What follows belongs to an exercise in optimizing a design on an open flow for small area; a production flow would make more cautious choices.
The RTL was checked by simulation tests, not by an equivalence proof against the original design.
No activity file was given, so power comes from the tool's default toggle rates.

[design.v]
module spi_front (
    input clk,
    input spi_clk_in,
    input rst_n,
    output spi_clk_o,
    output spi_clk_t,
    output spi_mosi_o,
    output spi_mosi_t,
    input spi_miso_i,
    input [31:0] data_mosi,
    output [31:0] data_miso,
    input spi_begin,
    input spi_wide,
    output spi_busy
);
localparam SPI_STATE_IDLE = 0;
localparam SPI_STATE_ACTIVE = 1;
reg spi_state;
reg [4:0] spi_bit_ptr;
reg spi_clk_gate;
reg spi_busy_r;
reg [31:0]spi_tx_data;
reg [31:0]spi_rx_data;
reg [31:0]spi_rx_data_r;
assign spi_busy = spi_busy_r;
reg spi_clk_q;
wire spi_clk_fall = spi_clk_q & ~spi_clk_in;
wire spi_clk_rise = ~spi_clk_q & spi_clk_in;
always @(posedge clk or negedge rst_n) begin
    if(~rst_n) begin
        spi_clk_q <= 1'b0;
    end else begin
        spi_clk_q <= spi_clk_in;
    end
end
assign spi_clk_o = spi_clk_in & spi_clk_gate;
always @(posedge clk or negedge rst_n) begin
    if(~rst_n) begin
        spi_state <= SPI_STATE_IDLE;
        spi_bit_ptr <= 3'b0;
        spi_clk_gate <= 1'b0;
        spi_busy_r <= 1'b0;
        spi_tx_data <= 8'b0;
        spi_rx_data_r <= 32'b0;
    end else if(spi_clk_fall) begin
        case (spi_state)
            SPI_STATE_IDLE:begin
                if(spi_begin)begin
                    spi_state <= SPI_STATE_ACTIVE;
                    spi_bit_ptr <= {{2{spi_wide}},3'h7};
                    spi_clk_gate <= 1'b1;
                    spi_busy_r <= 1'b1;
                    spi_tx_data <= data_mosi;
                end
            end
            SPI_STATE_ACTIVE:begin
                if(~|spi_bit_ptr)begin
                    spi_state <= SPI_STATE_IDLE;
                    spi_bit_ptr <= 3'h0;
                    spi_clk_gate <= 1'b0;
                    spi_busy_r <= 1'b0;
                    spi_rx_data_r <= spi_rx_data;
                end else begin
                    spi_bit_ptr <= spi_bit_ptr - 3'b1;
                end
            end
            default: begin
                spi_state <= SPI_STATE_IDLE;
                spi_bit_ptr <= 3'b0;
                spi_clk_gate <= 1'b0;
                spi_busy_r <= 1'b0; 
            end
        endcase
    end
end
reg spi_mosi_r;
assign spi_mosi_o = spi_mosi_r;
always @(*) begin
    case (spi_bit_ptr)
        5'd1: spi_mosi_r = spi_tx_data[1];
        5'd2: spi_mosi_r = spi_tx_data[2];
        5'd3: spi_mosi_r = spi_tx_data[3];
        5'd4: spi_mosi_r = spi_tx_data[4];
        5'd5: spi_mosi_r = spi_tx_data[5];
        5'd6: spi_mosi_r = spi_tx_data[6];
        5'd7: spi_mosi_r = spi_tx_data[7];
        5'd8: spi_mosi_r = spi_tx_data[8];
        5'd9: spi_mosi_r = spi_tx_data[9];
        5'd10: spi_mosi_r = spi_tx_data[10];
        5'd11: spi_mosi_r = spi_tx_data[11];
        5'd12: spi_mosi_r = spi_tx_data[12];
        5'd13: spi_mosi_r = spi_tx_data[13];
        5'd14: spi_mosi_r = spi_tx_data[14];
        5'd15: spi_mosi_r = spi_tx_data[15];
        5'd16: spi_mosi_r = spi_tx_data[16];
        5'd17: spi_mosi_r = spi_tx_data[17];
        5'd18: spi_mosi_r = spi_tx_data[18];
        5'd19: spi_mosi_r = spi_tx_data[19];
        5'd20: spi_mosi_r = spi_tx_data[20];
        5'd21: spi_mosi_r = spi_tx_data[21];
        5'd22: spi_mosi_r = spi_tx_data[22];
        5'd23: spi_mosi_r = spi_tx_data[23];
        5'd24: spi_mosi_r = spi_tx_data[24];
        5'd25: spi_mosi_r = spi_tx_data[25];
        5'd26: spi_mosi_r = spi_tx_data[26];
        5'd27: spi_mosi_r = spi_tx_data[27];
        5'd28: spi_mosi_r = spi_tx_data[28];
        5'd29: spi_mosi_r = spi_tx_data[29];
        5'd30: spi_mosi_r = spi_tx_data[30];
        5'd31: spi_mosi_r = spi_tx_data[31];
        default: spi_mosi_r = spi_tx_data[0];
    endcase
end
assign data_miso = spi_rx_data_r;
always @(posedge clk or negedge rst_n) begin
    if(~rst_n) begin
        spi_rx_data <= 8'b0;
    end else if(spi_clk_rise && spi_busy_r) begin
        spi_rx_data <= {spi_rx_data[30:0],spi_miso_i};
    end else begin
        spi_rx_data <= spi_rx_data;
    end
end
endmodule
module spi_host #
	(
		parameter C_S_AXIS_TDATA_WIDTH = 32,
		parameter integer C_S_AXI_DATA_WIDTH	= 32,
		parameter integer C_S_AXI_ADDR_WIDTH	= 8,
		parameter integer SPI_CS_WIDTH	= 16
	) (
	input spi_clk_i,
	output spi_clk_o,
	output spi_clk_t,
	input spi_mosi_i,
	output spi_mosi_o,
	output spi_mosi_t,
	input spi_miso_i,
	output spi_miso_o,
	output spi_miso_t,
	input [SPI_CS_WIDTH - 1:0]spi_cs_i,
	output [SPI_CS_WIDTH - 1:0]spi_cs_o,
	output [SPI_CS_WIDTH - 1:0]spi_cs_t,
	input  s_axi_aclk,
	input  s_axi_aresetn,
	input [C_S_AXI_ADDR_WIDTH-1 : 0] s_axi_awaddr,
	input  s_axi_awvalid,
	output  s_axi_awready,
	input [C_S_AXI_DATA_WIDTH-1 : 0] s_axi_wdata,
	input  s_axi_wvalid,
	output  s_axi_wready,
	output [1 : 0] s_axi_bresp,
	output  s_axi_bvalid,
	input  s_axi_bready,
	input [C_S_AXI_ADDR_WIDTH-1 : 0] s_axi_araddr,
	input  s_axi_arvalid,
	output  s_axi_arready,
	output [C_S_AXI_DATA_WIDTH-1 : 0] s_axi_rdata,
	output [1 : 0] s_axi_rresp,
	output  s_axi_rvalid,
	input  s_axi_rready,
	output  s_axis_tready,
	input [C_S_AXIS_TDATA_WIDTH-1 : 0] s_axis_tdata,
	input  s_axis_tlast,
	input  s_axis_tvalid,
	input  m_axis_tready,
	output [C_S_AXIS_TDATA_WIDTH-1 : 0] m_axis_tdata,
	output  m_axis_tlast,
	output  m_axis_tvalid
);
localparam integer OP_STATUS_ADDR = 0;
localparam integer DATA_ACCESS_ADDR = 4;
localparam integer SPI_CS_W1C_ADDR = 8;
localparam integer SPI_CHIP_SEL_ADDR = 12;
localparam integer SPI_CS_W1S_ADDR = 16;
localparam integer SPI_CTL_ADDR = 20;
localparam integer SPI_CLK_SPCL_ADDR = 24;
localparam integer SPI_BURST_CNT_ADDR = 28;
wire rst_n;
assign rst_n = s_axi_aresetn;
reg [C_S_AXI_ADDR_WIDTH-1:0]awaddr_r;
wire aw_success;
assign aw_success = s_axi_awvalid & s_axi_awready;
reg [C_S_AXI_ADDR_WIDTH-1:0]araddr_r;
wire ar_success;
assign ar_success = s_axi_arvalid & s_axi_arready;
wire spi_state_is_idle;
assign spi_state_is_idle = (spi_control_state == AXI_SPI_STATE_IDLE);
always @(posedge s_axi_aclk or negedge rst_n ) begin
	if(~rst_n)begin
		awaddr_r <= 0;
	end else if(spi_state_is_idle && aw_success) begin
		awaddr_r <= s_axi_awaddr;
	end else begin
		awaddr_r <= awaddr_r;
	end
end
always @(posedge s_axi_aclk or negedge rst_n ) begin
	if(~rst_n)begin
		araddr_r <= 0;
	end else if(ar_success) begin
		araddr_r <= s_axi_araddr;
	end else begin
		araddr_r <= araddr_r;
	end
end
wire [C_S_AXI_ADDR_WIDTH-1:0]awaddr_active;
assign awaddr_active = aw_success ? s_axi_awaddr : awaddr_r;
wire [C_S_AXI_ADDR_WIDTH-1:0]araddr_active;
assign araddr_active = ar_success ? s_axi_araddr : araddr_r;
reg [1:0] axi_mm_if_state ;
reg ar_ready;
wire r_valid;
assign r_valid = ~ar_ready;
assign s_axi_arready = ar_ready;
assign s_axi_rvalid = r_valid & spi_state_is_idle;
always @(posedge s_axi_aclk or negedge rst_n) begin
	if(~rst_n)begin
		ar_ready <= 1'b1;
	end else if(s_axi_arready && s_axi_arvalid) begin
		ar_ready <= 1'b0;
	end else if(s_axi_rready && s_axi_rvalid) begin
		ar_ready <= 1'b1;
	end
end
assign s_axi_rresp = 2'b0;
assign s_axi_awready = spi_state_is_idle;
assign s_axi_wready = spi_state_is_idle;
assign w_ready = spi_state_is_idle;
assign s_axi_bresp = 2'b0;
reg b_valid;
assign s_axi_bvalid = b_valid;
assign s_axi_bvalid = b_valid;
always @(posedge s_axi_aclk or negedge rst_n) begin
	if(~rst_n)begin
		b_valid <= 1'b0;
	end else if(s_axi_wready && s_axi_wvalid && ~b_valid) begin
		b_valid <= 1'b1;
	end else if(s_axi_bready && b_valid) begin
		b_valid <= 1'b0;
	end
end
wire w_success;
assign w_success = s_axi_wvalid & s_axi_wready;
wire r_success;
assign r_success = s_axi_rvalid & s_axi_rready;
localparam AXI_SPI_STATE_IDLE = 5;
localparam AXI_SPI_STATE_MM_ARMED = 0;
localparam AXI_SPI_STATE_MM_ACTIVE = 1;
localparam AXI_SPI_STATE_S_ARMED = 2;
localparam AXI_SPI_STATE_S_ACTIVE = 3;
reg [2:0]spi_control_state ;
	wire spi_mode_stream;
reg [31:0]spi_tx_data;
reg [31:0]spi_strm_b_len;
	wire spi_strm_b_len_nz;
	assign spi_strm_b_len_nz = |spi_strm_b_len;
reg spi_front_begin;
	wire spi_front_wide;
	assign spi_front_wide = spi_control_state[1];
	wire spi_front_busy;
reg s_axis_tready_r;
reg s_axis_tlast_r;
reg m_axis_tvalid_r;
reg m_axis_tlast_r;
assign s_axis_tready = s_axis_tready_r;
assign m_axis_tvalid = m_axis_tvalid_r;
assign m_axis_tlast = m_axis_tlast_r;
always @(posedge s_axi_aclk or negedge rst_n) begin
	if(~rst_n)begin
		s_axis_tlast_r <= 1'b0;
	end else if (s_axis_tvalid && s_axis_tready) begin
		s_axis_tlast_r <= s_axis_tlast;
	end
end
always @(posedge s_axi_aclk or negedge rst_n) begin
	if(~rst_n)begin
		spi_control_state <= AXI_SPI_STATE_IDLE;
		spi_tx_data <= 32'h0;
		spi_strm_b_len <= 32'h0;
		spi_front_begin <= 1'b0;
		s_axis_tready_r <= 1'b0;
		m_axis_tvalid_r <= 1'b0;
		m_axis_tlast_r <= 1'b0;
	end else begin
		case (spi_control_state)
			AXI_SPI_STATE_IDLE : begin
				if (w_success && awaddr_active == DATA_ACCESS_ADDR) begin
					spi_control_state <= AXI_SPI_STATE_MM_ARMED;
					spi_tx_data <= s_axi_wdata;
					spi_front_begin <= 1'b1;
				end else if (w_success && awaddr_active == SPI_BURST_CNT_ADDR) begin
					spi_control_state <= AXI_SPI_STATE_S_ARMED;
					spi_strm_b_len <= s_axi_wdata;
					spi_front_begin <= spi_strm_s2mm;
					s_axis_tready_r <= 1'b1;
					m_axis_tvalid_r <= 1'b0;
					m_axis_tlast_r <= 1'b0;
				end else begin
					if(s_axis_tvalid & s_axis_tready) begin
						s_axis_tready_r <= 1'b0;
					end
					if(m_axis_tvalid & m_axis_tready)begin
						m_axis_tvalid_r <= 1'b0; 
						m_axis_tlast_r <= 1'b0;
					end
				end
			end
			AXI_SPI_STATE_MM_ARMED : begin
				if (spi_front_busy) begin
					spi_control_state <= AXI_SPI_STATE_MM_ACTIVE;
					spi_front_begin <= 1'b0;
				end
			end
			AXI_SPI_STATE_MM_ACTIVE : begin
				if (~spi_front_busy) begin
					spi_control_state <= AXI_SPI_STATE_IDLE;
				end
			end
			AXI_SPI_STATE_S_ARMED : begin
				if (spi_front_busy) begin
					spi_control_state <= AXI_SPI_STATE_S_ACTIVE;
					spi_strm_b_len <= spi_strm_b_len - 32'b1;
					spi_front_begin <= 1'b0;
				end else if(s_axis_tvalid & s_axis_tready) begin
					spi_front_begin <= 1'b1;
					spi_tx_data <= stream_word_odrered;
					s_axis_tready_r <= 1'b0;
					m_axis_tvalid_r <= 1'b0;
				end else if(m_axis_tvalid & m_axis_tready)begin
					spi_front_begin <= 1'b1;
					s_axis_tready_r <= 1'b0;
					m_axis_tvalid_r <= 1'b0;
				end
			end
			AXI_SPI_STATE_S_ACTIVE : begin
				if (~spi_front_busy && spi_strm_b_len_nz) begin
					if(s_axis_tlast_r && ~spi_strm_s2mm) begin
						spi_control_state <= AXI_SPI_STATE_IDLE;
						spi_strm_b_len <= 32'h0;
						s_axis_tready_r <= 1'b1;
						m_axis_tvalid_r <= spi_strm_s2mm;
						m_axis_tlast_r <= spi_strm_s2mm;
					end else begin
						spi_control_state <= AXI_SPI_STATE_S_ARMED;
						s_axis_tready_r <= 1'b1;
						m_axis_tvalid_r <= spi_strm_s2mm;
					end
				end else if (~spi_front_busy && ~spi_strm_b_len_nz) begin
					spi_control_state <= AXI_SPI_STATE_IDLE;
					spi_strm_b_len <= 32'h0;
					s_axis_tready_r <= 1'b1;
					m_axis_tvalid_r <= spi_strm_s2mm;
					m_axis_tlast_r <= spi_strm_s2mm;
				end
			end 
			default: begin
				spi_control_state <= AXI_SPI_STATE_IDLE;
				spi_tx_data <= 32'h0;
				spi_strm_b_len <= 32'h0;
				spi_front_begin <= 1'b0;
				s_axis_tready_r <= 1'b0;
				m_axis_tvalid_r <= 1'b0;
				m_axis_tlast_r <= 1'b0;
			end
		endcase
	end
end
reg [15:0]spi_ctl_reg;
	always @(posedge s_axi_aclk or negedge rst_n) begin
		if(~rst_n)begin
			spi_ctl_reg <= 0;
		end else if(w_success && awaddr_active == SPI_CTL_ADDR && spi_state_is_idle)begin
			spi_ctl_reg <= s_axi_wdata[15:0];
		end else begin
			spi_ctl_reg <= spi_ctl_reg;
		end
	end
wire spi_strm_s2mm;
assign spi_strm_s2mm = spi_ctl_reg[15];
wire [4:0]stream_byte_order;
assign stream_byte_order = spi_ctl_reg[4:0];
localparam STREAM_BYTE_ORDER_0123 = 5'd0;
localparam STREAM_BYTE_ORDER_0132 = 5'd1;
localparam STREAM_BYTE_ORDER_0213 = 5'd2;
localparam STREAM_BYTE_ORDER_0231 = 5'd3;
localparam STREAM_BYTE_ORDER_0312 = 5'd4;
localparam STREAM_BYTE_ORDER_0321 = 5'd5;
localparam STREAM_BYTE_ORDER_1023 = 5'd6;
localparam STREAM_BYTE_ORDER_1032 = 5'd7;
localparam STREAM_BYTE_ORDER_1203 = 5'd8;
localparam STREAM_BYTE_ORDER_1230 = 5'd9;
localparam STREAM_BYTE_ORDER_1302 = 5'd10;
localparam STREAM_BYTE_ORDER_1320 = 5'd11;
localparam STREAM_BYTE_ORDER_2013 = 5'd12;
localparam STREAM_BYTE_ORDER_2031 = 5'd13;
localparam STREAM_BYTE_ORDER_2103 = 5'd14;
localparam STREAM_BYTE_ORDER_2130 = 5'd15;
localparam STREAM_BYTE_ORDER_2301 = 5'd16;
localparam STREAM_BYTE_ORDER_2310 = 5'd17;
localparam STREAM_BYTE_ORDER_3012 = 5'd18;
localparam STREAM_BYTE_ORDER_3021 = 5'd19;
localparam STREAM_BYTE_ORDER_3102 = 5'd20;
localparam STREAM_BYTE_ORDER_3120 = 5'd21;
localparam STREAM_BYTE_ORDER_3201 = 5'd22;
localparam STREAM_BYTE_ORDER_3210 = 5'd23;
reg [31:0] stream_word_odrered;
always @ (*)begin
	case (stream_byte_order)
		STREAM_BYTE_ORDER_0123 : stream_word_odrered = {s_axis_tdata[7:0], s_axis_tdata[15:8], s_axis_tdata[23:16], s_axis_tdata[31:24]};
		STREAM_BYTE_ORDER_0132 : stream_word_odrered = {s_axis_tdata[7:0], s_axis_tdata[15:8], s_axis_tdata[31:24], s_axis_tdata[23:16]};
		STREAM_BYTE_ORDER_0213 : stream_word_odrered = {s_axis_tdata[7:0], s_axis_tdata[23:16], s_axis_tdata[15:8], s_axis_tdata[31:24]};
		STREAM_BYTE_ORDER_0231 : stream_word_odrered = {s_axis_tdata[7:0], s_axis_tdata[23:16], s_axis_tdata[31:24], s_axis_tdata[15:8]};
		STREAM_BYTE_ORDER_0312 : stream_word_odrered = {s_axis_tdata[7:0], s_axis_tdata[31:24], s_axis_tdata[15:8], s_axis_tdata[23:16]};
		STREAM_BYTE_ORDER_0321 : stream_word_odrered = {s_axis_tdata[7:0], s_axis_tdata[31:24], s_axis_tdata[23:16], s_axis_tdata[15:8]};
		STREAM_BYTE_ORDER_1023 : stream_word_odrered = {s_axis_tdata[15:8], s_axis_tdata[7:0], s_axis_tdata[23:16], s_axis_tdata[31:24]};
		STREAM_BYTE_ORDER_1032 : stream_word_odrered = {s_axis_tdata[15:8], s_axis_tdata[7:0], s_axis_tdata[31:24], s_axis_tdata[23:16]};
		STREAM_BYTE_ORDER_1203 : stream_word_odrered = {s_axis_tdata[15:8], s_axis_tdata[23:16], s_axis_tdata[7:0], s_axis_tdata[31:24]};
		STREAM_BYTE_ORDER_1230 : stream_word_odrered = {s_axis_tdata[15:8], s_axis_tdata[23:16], s_axis_tdata[31:24], s_axis_tdata[7:0]};
		STREAM_BYTE_ORDER_1302 : stream_word_odrered = {s_axis_tdata[15:8], s_axis_tdata[31:24], s_axis_tdata[7:0], s_axis_tdata[23:16]};
		STREAM_BYTE_ORDER_1320 : stream_word_odrered = {s_axis_tdata[15:8], s_axis_tdata[31:24], s_axis_tdata[23:16], s_axis_tdata[7:0]};
		STREAM_BYTE_ORDER_2013 : stream_word_odrered = {s_axis_tdata[23:16], s_axis_tdata[7:0], s_axis_tdata[15:8], s_axis_tdata[31:24]};
		STREAM_BYTE_ORDER_2031 : stream_word_odrered = {s_axis_tdata[23:16], s_axis_tdata[7:0], s_axis_tdata[31:24], s_axis_tdata[15:8]};
		STREAM_BYTE_ORDER_2103 : stream_word_odrered = {s_axis_tdata[23:16], s_axis_tdata[15:8], s_axis_tdata[7:0], s_axis_tdata[31:24]};
		STREAM_BYTE_ORDER_2130 : stream_word_odrered = {s_axis_tdata[23:16], s_axis_tdata[15:8], s_axis_tdata[31:24], s_axis_tdata[7:0]};
		STREAM_BYTE_ORDER_2301 : stream_word_odrered = {s_axis_tdata[23:16], s_axis_tdata[31:24], s_axis_tdata[7:0], s_axis_tdata[15:8]};
		STREAM_BYTE_ORDER_2310 : stream_word_odrered = {s_axis_tdata[23:16], s_axis_tdata[31:24], s_axis_tdata[15:8], s_axis_tdata[7:0]};
		STREAM_BYTE_ORDER_3012 : stream_word_odrered = {s_axis_tdata[31:24], s_axis_tdata[7:0], s_axis_tdata[15:8], s_axis_tdata[23:16]};
		STREAM_BYTE_ORDER_3021 : stream_word_odrered = {s_axis_tdata[31:24], s_axis_tdata[7:0], s_axis_tdata[23:16], s_axis_tdata[15:8]};
		STREAM_BYTE_ORDER_3102 : stream_word_odrered = {s_axis_tdata[31:24], s_axis_tdata[15:8], s_axis_tdata[7:0], s_axis_tdata[23:16]};
		STREAM_BYTE_ORDER_3120 : stream_word_odrered = {s_axis_tdata[31:24], s_axis_tdata[15:8], s_axis_tdata[23:16], s_axis_tdata[7:0]};
		STREAM_BYTE_ORDER_3201 : stream_word_odrered = {s_axis_tdata[31:24], s_axis_tdata[23:16], s_axis_tdata[7:0], s_axis_tdata[15:8]};
		STREAM_BYTE_ORDER_3210 : stream_word_odrered = {s_axis_tdata[31:24], s_axis_tdata[23:16], s_axis_tdata[15:8], s_axis_tdata[7:0]};
		default: stream_word_odrered = {s_axis_tdata[7:0], s_axis_tdata[15:8], s_axis_tdata[23:16], s_axis_tdata[31:24]};
	endcase
end
	reg [15:0]spi_clk_pscl;
	reg [3:0]spi_clk_pscl_sel;
	reg spi_clk_gen;
	always @(posedge s_axi_aclk or negedge rst_n) begin
		if(~rst_n)begin
			spi_clk_pscl_sel <= 1;
		end else if(w_success && awaddr_active == SPI_CLK_SPCL_ADDR && spi_state_is_idle)begin
			spi_clk_pscl_sel <= s_axi_wdata[3:0];
		end else begin
			spi_clk_pscl_sel <= spi_clk_pscl_sel;
		end
	end
	always @(*)begin
		case(spi_clk_pscl_sel)
		4'h0: spi_clk_gen = 1'b0;
		4'h1: spi_clk_gen = spi_clk_pscl[0];
		4'h2: spi_clk_gen = spi_clk_pscl[1];
		4'h3: spi_clk_gen = spi_clk_pscl[2];
		4'h4: spi_clk_gen = spi_clk_pscl[3];
		4'h5: spi_clk_gen = spi_clk_pscl[4];
		4'h6: spi_clk_gen = spi_clk_pscl[5];
		4'h7: spi_clk_gen = spi_clk_pscl[6];
		4'h8: spi_clk_gen = spi_clk_pscl[7];
		4'h9: spi_clk_gen = spi_clk_pscl[8];
		4'hA: spi_clk_gen = spi_clk_pscl[9];
		4'hB: spi_clk_gen = spi_clk_pscl[10];
		4'hC: spi_clk_gen = spi_clk_pscl[11];
		4'hD: spi_clk_gen = spi_clk_pscl[12];
		4'hE: spi_clk_gen = spi_clk_pscl[13];
		4'hF: spi_clk_gen = spi_clk_pscl[14];
		default: spi_clk_gen = spi_clk_pscl[15];
		endcase
	end
	always @(posedge s_axi_aclk or negedge rst_n) begin
		if(~rst_n)begin
			spi_clk_pscl <= 16'b0;
		end else begin
			spi_clk_pscl <= spi_clk_pscl + 1;
		end
	end
	reg [SPI_CS_WIDTH-1:0]chip_sel_r;
	always @(posedge s_axi_aclk or negedge rst_n) begin
		if(~rst_n)begin
			chip_sel_r <= 16'hFFFF;
		end else if(w_success && awaddr_active == SPI_CHIP_SEL_ADDR && spi_state_is_idle)begin
			chip_sel_r <= s_axi_wdata[SPI_CS_WIDTH-1:0];
		end else if(w_success && awaddr_active == SPI_CS_W1C_ADDR && spi_state_is_idle)begin
			chip_sel_r <= chip_sel_r & ~s_axi_wdata[SPI_CS_WIDTH-1:0];
		end else if(w_success && awaddr_active == SPI_CS_W1S_ADDR && spi_state_is_idle)begin
			chip_sel_r <= chip_sel_r | s_axi_wdata[SPI_CS_WIDTH-1:0];
		end else begin
			chip_sel_r <= chip_sel_r;
		end
	end
	assign spi_cs_o = chip_sel_r;
wire [31:0]spi_front_tx_data;
assign spi_front_tx_data = spi_tx_data | {32{spi_strm_s2mm}};
wire [31:0]spi_front_rx_data;
assign m_axis_tdata = {spi_front_rx_data[7:0],spi_front_rx_data[15:8],spi_front_rx_data[23:16],spi_front_rx_data[31:24]};
spi_front front(
    .clk(s_axi_aclk),
    .spi_clk_in(spi_clk_gen),
    .rst_n(rst_n),
    .spi_clk_o(spi_clk_o),
    .spi_mosi_o(spi_mosi_o),
    .spi_miso_i(spi_miso_i),
    .data_mosi(spi_front_tx_data),
    .data_miso(spi_front_rx_data),
    .spi_begin(spi_front_begin),
    .spi_wide(spi_front_wide),
    .spi_busy(spi_front_busy)
);
assign spi_clk_t = 1'b0; 
assign spi_mosi_t = 1'b0; 
assign spi_miso_t = 1'b1; 
assign spi_miso_o = 1'b1; 
assign spi_cs_t = 16'b0; 
reg [C_S_AXI_DATA_WIDTH-1:0]s_axi_rdata_r;
assign s_axi_rdata = s_axi_rdata_r;
	always @(*) begin
		case (araddr_active)
			DATA_ACCESS_ADDR : s_axi_rdata_r = spi_front_rx_data ; 	 
			SPI_CHIP_SEL_ADDR : s_axi_rdata_r = {16'h0,chip_sel_r} ;		 
			OP_STATUS_ADDR : s_axi_rdata_r = {31'h000,spi_front_busy} ;	 
			SPI_CLK_SPCL_ADDR : s_axi_rdata_r = {20'h000,spi_clk_pscl_sel};  
			SPI_CTL_ADDR : s_axi_rdata_r = {16'h000,spi_ctl_reg};  
			default: s_axi_rdata_r = 32'h67676767;
		endcase
	end
endmodule
[run.sh]
#!/bin/bash
# synth_recipe.tcl (not shown) runs the flow's synth.tcl, then flattens the netlist and writes it again
# the make line also repeats each setting of config.mk as NAME=value (left out here)
make -C /OpenROAD-flow-scripts/flow DESIGN_CONFIG=/design/flow/config.mk WORK_HOME=/design/flow/orfs CLKGATE_MAP_FILE= SYNTH_SCRIPT=/design/flow/synth_recipe.tcl finish
[config.mk]
export PLATFORM = sky130hd
export DESIGN_NAME = spi_host
export DESIGN_NICKNAME = spi_host
export VERILOG_FILES = /design/flow/design.v
export SDC_FILE = /design/flow/constraint.sdc
export NUM_CORES = 4
export LEC_CHECK = 0
export CAP_MARGIN = 20
export CORE_MARGIN = 2
export CORE_UTILIZATION = 40
export PLACE_DENSITY = 0.6
export SLEW_MARGIN = 20
[constraint.sdc]
create_clock -name core_clock -period 10.0 [get_ports {s_axi_aclk}]
set_input_delay 2.0000 -clock core_clock [delete_from_list [all_inputs] [get_ports {s_axi_aclk}]]
set_output_delay 2.0000 -clock core_clock [all_outputs]
set_load 0.01 [all_outputs]
**Cell density map**

Bar = 50 microns. 19 x 19 tiles, from dark purple (low) to yellow (high), 0 to 100% covered.
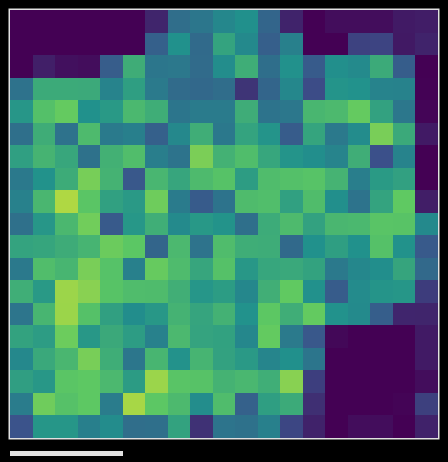
The fullest tile reaches 88%. The mean over all tiles is 45%. 11% of the tiles are nearly empty. 6.6% of the tiles are over 75% full. The emptiest ninth of the die: lower right.
utilization after layout: 49.4%
initial core utilization: 40.6%

**Signal wires on met2**

Bar = 50 microns. Cells faint in the background.
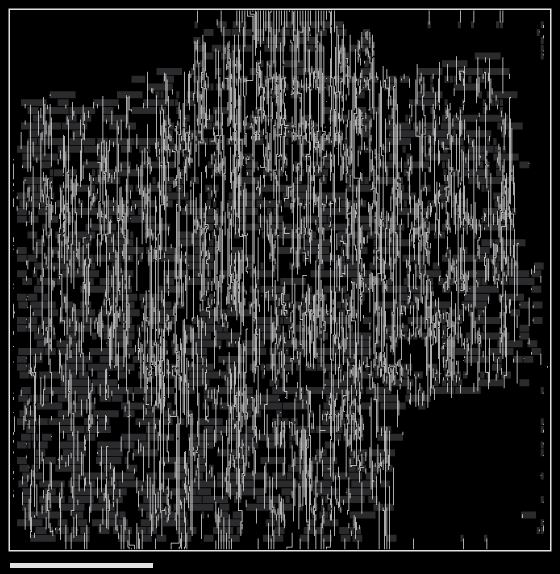
1389 nets have wire on it. The layer holds 45% of the routed length. The layer carries 18500 microns of wire.
met2 Usage GRT: 35.0%
total vias in the final route: 11805
sum of routed wire length over all layers: 41.1 mm

==> impl_results.html <==
<table>
<tr><th>Metric</th><th>Value</th></tr>
<tr><th colspan="2">Logic synthesis</th></tr>
<tr><td>Fraction of the mapped netlist area in adder cells</td><td>less than 1%</td></tr>
<tr><td>Warnings, synthesis</td><td>3</td></tr>
<tr><td>Ranking of synthesized cells by instance count</td><td>dfrtp_1 (225), nor2_1 (166), nand2_1 (144)</td></tr>
<tr><td>Number of enable-type register cells in the synthesized netlist</td><td>0</td></tr>
<tr><td>Dominant register cell in the synthesized netlist</td><td>dfrtp_1</td></tr>
<tr><td>Synthesized-area fraction occupied by xor and xnor cells</td><td>1.09%</td></tr>
<tr><td>Async SR Flop Fraction</td><td>100%</td></tr>
<tr><td>Largest family of logic cells by synthesized area</td><td>compound AO/OA/AOI/OAI gates</td></tr>
<tr><td>Post-Syn Area per Cell</td><td>~9.4 sq um</td></tr>
<tr><td>Sequential fraction of the synthesis area</td><td>45.1%</td></tr>
<tr><td>Cell area after technology mapping</td><td>roughly 0.014 sq mm</td></tr>
<tr><td>Most area-hungry cell type in the Yosys netlist</td><td>dfrtp_1</td></tr>
<tr><td>Unique cell type count in the Yosys netlist</td><td>74</td></tr>
<tr><td>Fraction of synthesized area in multiplexers</td><td>9.96%</td></tr>
<tr><td>Area fraction in compound gates after synthesis</td><td>22.4%</td></tr>
<tr><td>Area share of and/or/nand/nor cells after synthesis</td><td>15.2%</td></tr>
<tr><td>Post-synth top area share</td><td>between 40% and 50%</td></tr>
<tr><td>Largest cells by area after synthesis</td><td>dfrtp_1 (41%), mux2_2 (8.2%), a21oi_1 (4.9%), nor2_1 (4.6%), nand2_1 (4.0%)</td></tr>
<tr><td>Library cell with the highest instance count after synthesis</td><td>dfrtp_1</td></tr>
<tr><td>Cell count after synthesis</td><td>1459</td></tr>
<tr><td>Seq cells post-synth</td><td>about 250</td></tr>
<tr><th colspan="2">Route</th></tr>
<tr><td>Via count normalized by instance count</td><td>approximately 5.8</td></tr>
<tr><td>Final routed DRC violation total</td><td>0</td></tr>
<tr><td>Iteration count of the initial detailed-routing pass</td><td>8</td></tr>
<tr><td>Routed Antenna Nets</td><td>0</td></tr>
<tr><td>Starting DRC count in detailed routing</td><td>around 1100</td></tr>
<tr><th colspan="2">Die</th></tr>
<tr><td>Die boundary width</td><td>between 150 and 200 microns</td></tr>
<tr><td>Row cnt</td><td>67</td></tr>
<tr><td>Placeable core region</td><td>approximately 0.034 sq mm</td></tr>
<tr><td>Boundary pin count</td><td>around 220</td></tr>
<tr><td>Floorplan die area</td><td>0.0356 sq mm</td></tr>
<tr><td>Die height</td><td>189 microns</td></tr>
<tr><th colspan="2">CTS</th></tr>
<tr><td>Clock tree from TritonCTS</td><td>yes</td></tr>
<tr><td>Clock buffer depth</td><td>3</td></tr>
<tr><td>Clock latency on the worst-skew pair</td><td>0.56 ns</td></tr>
<tr><td>Gates resized, CTS repair</td><td>0</td></tr>
<tr><td>Number of buffers added for setup after CTS</td><td>0</td></tr>
<tr><td>Clock sink count</td><td>245</td></tr>
<tr><td>Clock input transition at the sequential cells of the worst setup and hold paths</td><td>0.06 ns</td></tr>
<tr><td>Hold Buf Count CTS</td><td>0</td></tr>
<tr><th colspan="2">Timing</th></tr>
<tr><td>Time the worst path needs with I/O delays and setup</td><td>approximately 7.6 ns</td></tr>
<tr><td>Fmax</td><td>132 MHz</td></tr>
<tr><td>Worst-case setup margin in the final layout</td><td>between 2 and 2.5 ns</td></tr>
<tr><td>Setup TNS Final</td><td>0 ns</td></tr>
<tr><td>Max-slew violation count</td><td>0</td></tr>
<tr><td>Actual slew at the worst max-slew pin</td><td>between 1 and 1.5 ns</td></tr>
<tr><td>Final-report setup violation count</td><td>0</td></tr>
<tr><td>Portion of the clock cycle consumed by the worst path in the final layout</td><td>75.9%</td></tr>
<tr><td>Final hold viol count</td><td>0</td></tr>
<tr><td>Setup repair after global routing missed its margin</td><td>false</td></tr>
<tr><td>Worst slew margin relative to its limit</td><td>around 27%</td></tr>
<tr><td>Clock skew</td><td>0.0199 ns</td></tr>
<tr><th colspan="2">Pwr</th></tr>
<tr><td>Total Power Consumption</td><td>approximately 4.0 mW</td></tr>
<tr><td>Max VDD drop</td><td>approximately 0.14 mV</td></tr>
<tr><td>Total power per unit cell area</td><td>241 mW/mm^2</td></tr>
<tr><td>Static Leak</td><td>approximately 7 nW</td></tr>
<tr><th colspan="2">Final layout</th></tr>
<tr><td>Count of non-filler cells in the finished layout</td><td>around 2000</td></tr>
<tr><td>Nets@finish</td><td>1694</td></tr>
<tr><td>Area growth from synthesis to layout</td><td>21.5%</td></tr>
<tr><td>Number of diodes added for antenna fixing</td><td>0</td></tr>
<tr><td>Share of post-route cells with drive strength above 1</td><td>12.6%</td></tr>
<tr><th colspan="2">Place</th></tr>
<tr><td>Placer's final routability congestion estimate</td><td>0.922</td></tr>
<tr><td>Number of port buffers</td><td>180</td></tr>
<tr><td>Cell total after placement</td><td>1995</td></tr>
<tr><td>Post-Place Worst Slack</td><td>2.21 ns</td></tr>
<tr><td>DP HPWL</td><td>between 20 and 30 mm</td></tr>
<tr><th colspan="2">Critical path</th></tr>
<tr><td>Maximum fanout encountered on the critical timing path</td><td>20</td></tr>
<tr><td>Critical path capture point type</td><td>output port</td></tr>
<tr><td>Crit path arrival time</td><td>roughly 5.6 ns</td></tr>
<tr><td>Sort of element at the start of the critical path</td><td>primary input</td></tr>
<tr><td>Req. time, crit path</td><td>8.00 ns</td></tr>
<tr><td>CP Class</td><td>in2out</td></tr>
<tr><th colspan="2">Global route</th></tr>
<tr><td>Largest net degree at the start of global routing</td><td>just under 100</td></tr>
<tr><td>Number of global-route vias before repair</td><td>11117</td></tr>
<tr><td>Aggregate global routing overflow</td><td>0</td></tr>
<tr><td>Number of antenna violations at the first check in global routing</td><td>0</td></tr>
<tr><td>First-pass GRT wire length</td><td>~65 mm</td></tr>
<tr><th colspan="2">Job</th></tr>
<tr><td>Max-cap violations</td><td>0</td></tr>
<tr><th colspan="2">Worst hold path</th></tr>
<tr><td>Class of the tightest hold or removal check</td><td>reg2reg</td></tr>
<tr><th colspan="2">Status</th></tr>
<tr><td>Run status</td><td>timing/DRC/antenna clean</td></tr>
</table>
**Metal layers overlaid**

Two of the layers only.
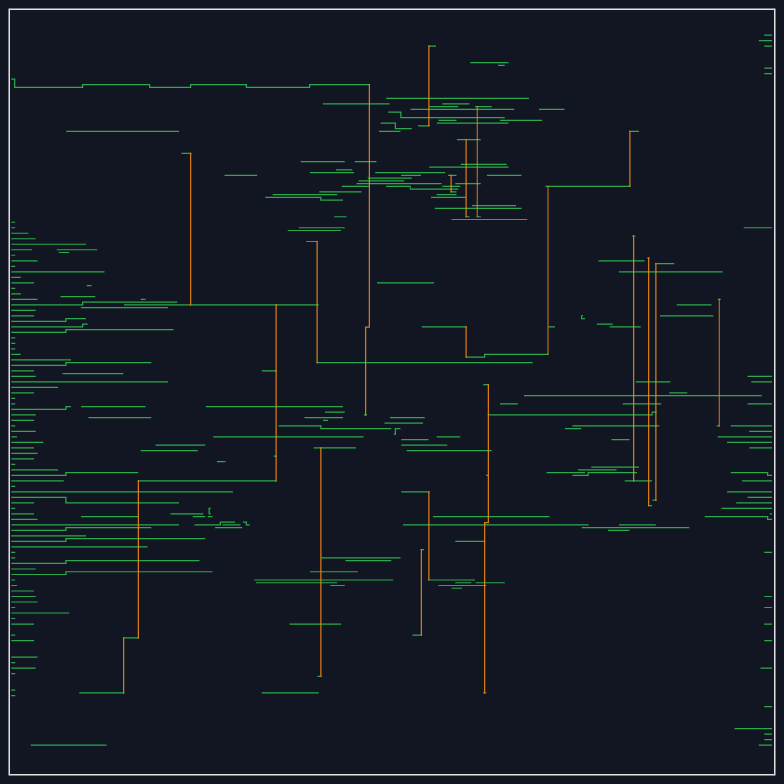
Key: green = metal 3 [wire length 2890 microns]; orange = metal 4 [wire length 766 microns]
overall routing resource usage: 22.7%
routed len/inst: 20.1 microns

**The clock tree on the layout**

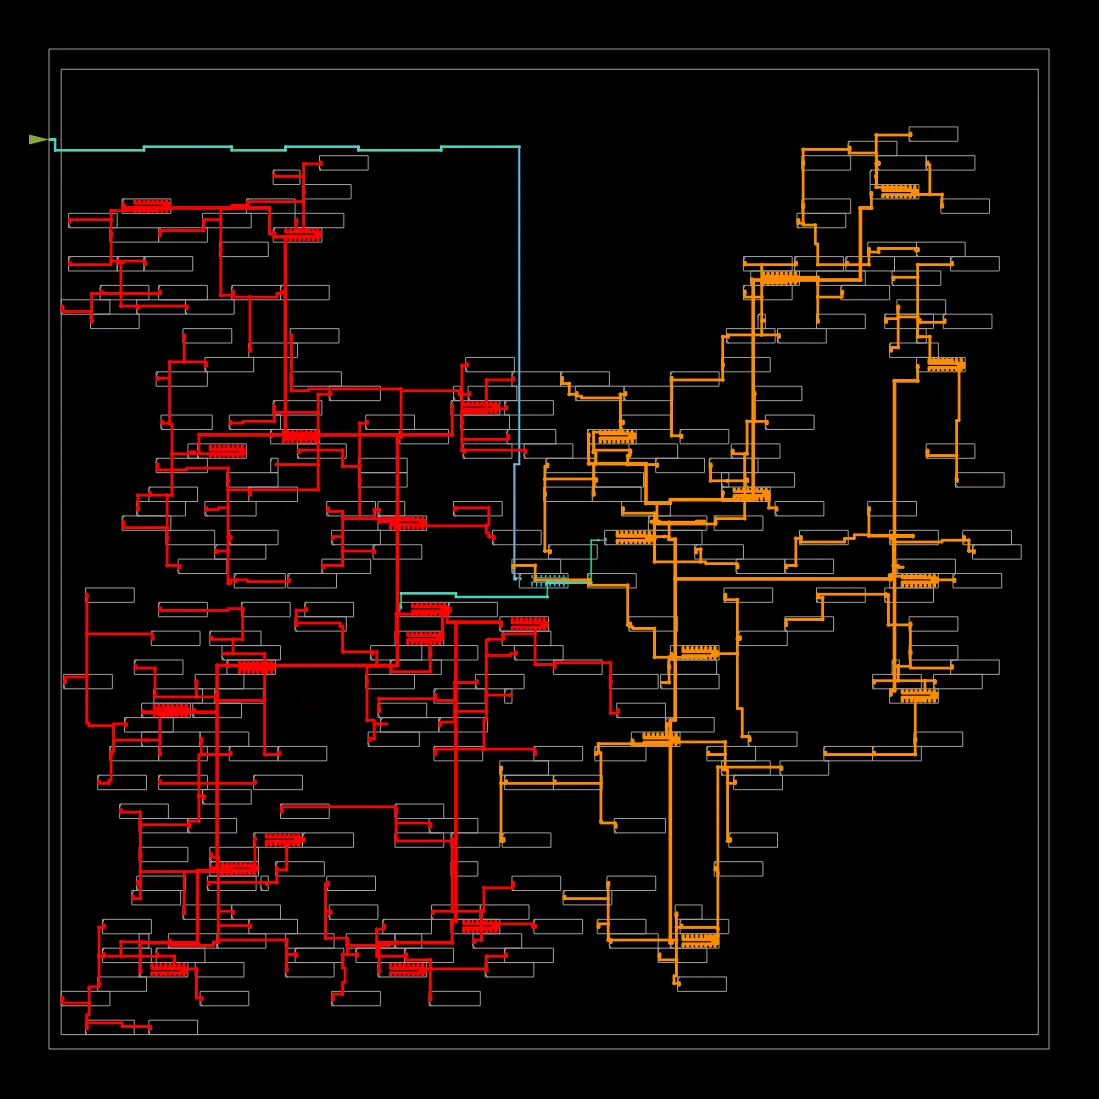
CTS Root Buffer Type: clkbuf_16
sequential cell count: 245
number of levels the H-tree was split into: 1
total clock buffers created by CTS: 28

[metrics by stage]
stage                     area [sq um]  hold WS [ns]
after floorplan                  13700         0.440
after global placement           15600         0.458
after detailed placement         15600         0.461
after CTS                        16600         0.473
after global routing             16600         0.492
final                            16600         0.472
[path summary, 6_finish.rpt]
| path | startpoint | endpoint | slack [ns] | cells after the start |
|---|---|---|---|---|
| worst max-delay path | s_axi_arvalid | s_axi_rdata[6] | 2.41 | 9 |
| min in group asynchronous | s_axi_aresetn | b_valid | 1.48 | 1 |
| worst min register to register | spi_clk_pscl[14] | spi_clk_pscl[14] | 0.47 | 1 |
| worst min-delay path | spi_clk_pscl[14] | spi_clk_pscl[14] | 0.47 | 1 |
| max in group asynchronous | s_axi_aresetn | spi_strm_b_len[11] | 7.19 | 2 |
| worst max register to register | spi_control_state[2] | spi_strm_b_len[1] | 6.20 | 7 |
[area by class of cell]
class	count	area, sq um
flip-flops and latches	245	6160
clock inverters	9	195
repair buffers	194	1920
inverters	22	82.6
well taps	448	561
clock buffers	43	817
fillers	3169	17000
multi-input cells	1086	6870
[layout by cell type (no fill, tap or decap), types with 17 or more instances in the layout]
cell,instances
dfrtp_1,225
clkdlybuf4s50_1,179
nor2_1,163
nand2_1,144
a21oi_1,134
mux2_2,99
o21ai_0,63
a22o_1,47
o21ai_1,40
nand3_1,33
a22oi_1,31
clkbuf_16,28
a222oi_1,26
nor3_1,24
a31oi_1,24
conb_1,24
inv_1,22
dfstp_2,20
nand2b_1,17
[per-layer routing]
layer | share of wire (%) | global-route usage (%) | up-vias
li1 | - | - | 5528
met1 | 46 | 33.5 | 5811
met4 | 1.9 | 4.78 | 0
met5 | 0 | 0 | -
met3 | 7.0 | 4.06 | 49
met2 | 45 | 35.0 | 417
[worst max-delay path: stages]
cell and delay [ns]:
clkdlybuf4s50_1 0.43, nand2_1 0.37, mux2i_1 0.53, inv_1 0.47, nor2_1 0.25, nor3_1 0.10
a211oi_4 0.66, o21ai_0 0.23, clkdlybuf4s50_1 0.55
[power breakdown]
group          leakage (nW)  switching, mW  internal [mW]
combinational          3.23          0.859          0.591
clock                 0.493          0.418          0.692
sequential             3.17          0.210           1.23
total                  6.90           1.49           2.52

[static timing again, ports no longer ideal]
The flow's constraints put no driver on any port. The routed layout listed below was extracted and timed again, unchanged, in two steps.
Step 1 assumes that a clkbuf_16 drives the clock port and a buf_2 every other input.
Step 2 times the ports against the registers' clock, not the clock port: input delays grow and output delays shrink by t, the midpoint of the rising clock arrivals with the driver on.
Three values: no drivers, after step 1, after step 2; two values: the first two.
t (ns): 0.601
setup slack, ns: 2.409 / 2.382 / 2.382
latest minus earliest clock arrival (ns): 0.022 / 0.022
slew at the worst register clock pin (ns): 0.06 / 0.06
cell pins on the clock port's net: 1
After both steps this run still meets setup and hold. The setup slack of this run moves by -0.027 ns with the drivers and by -0.027 ns with both steps.
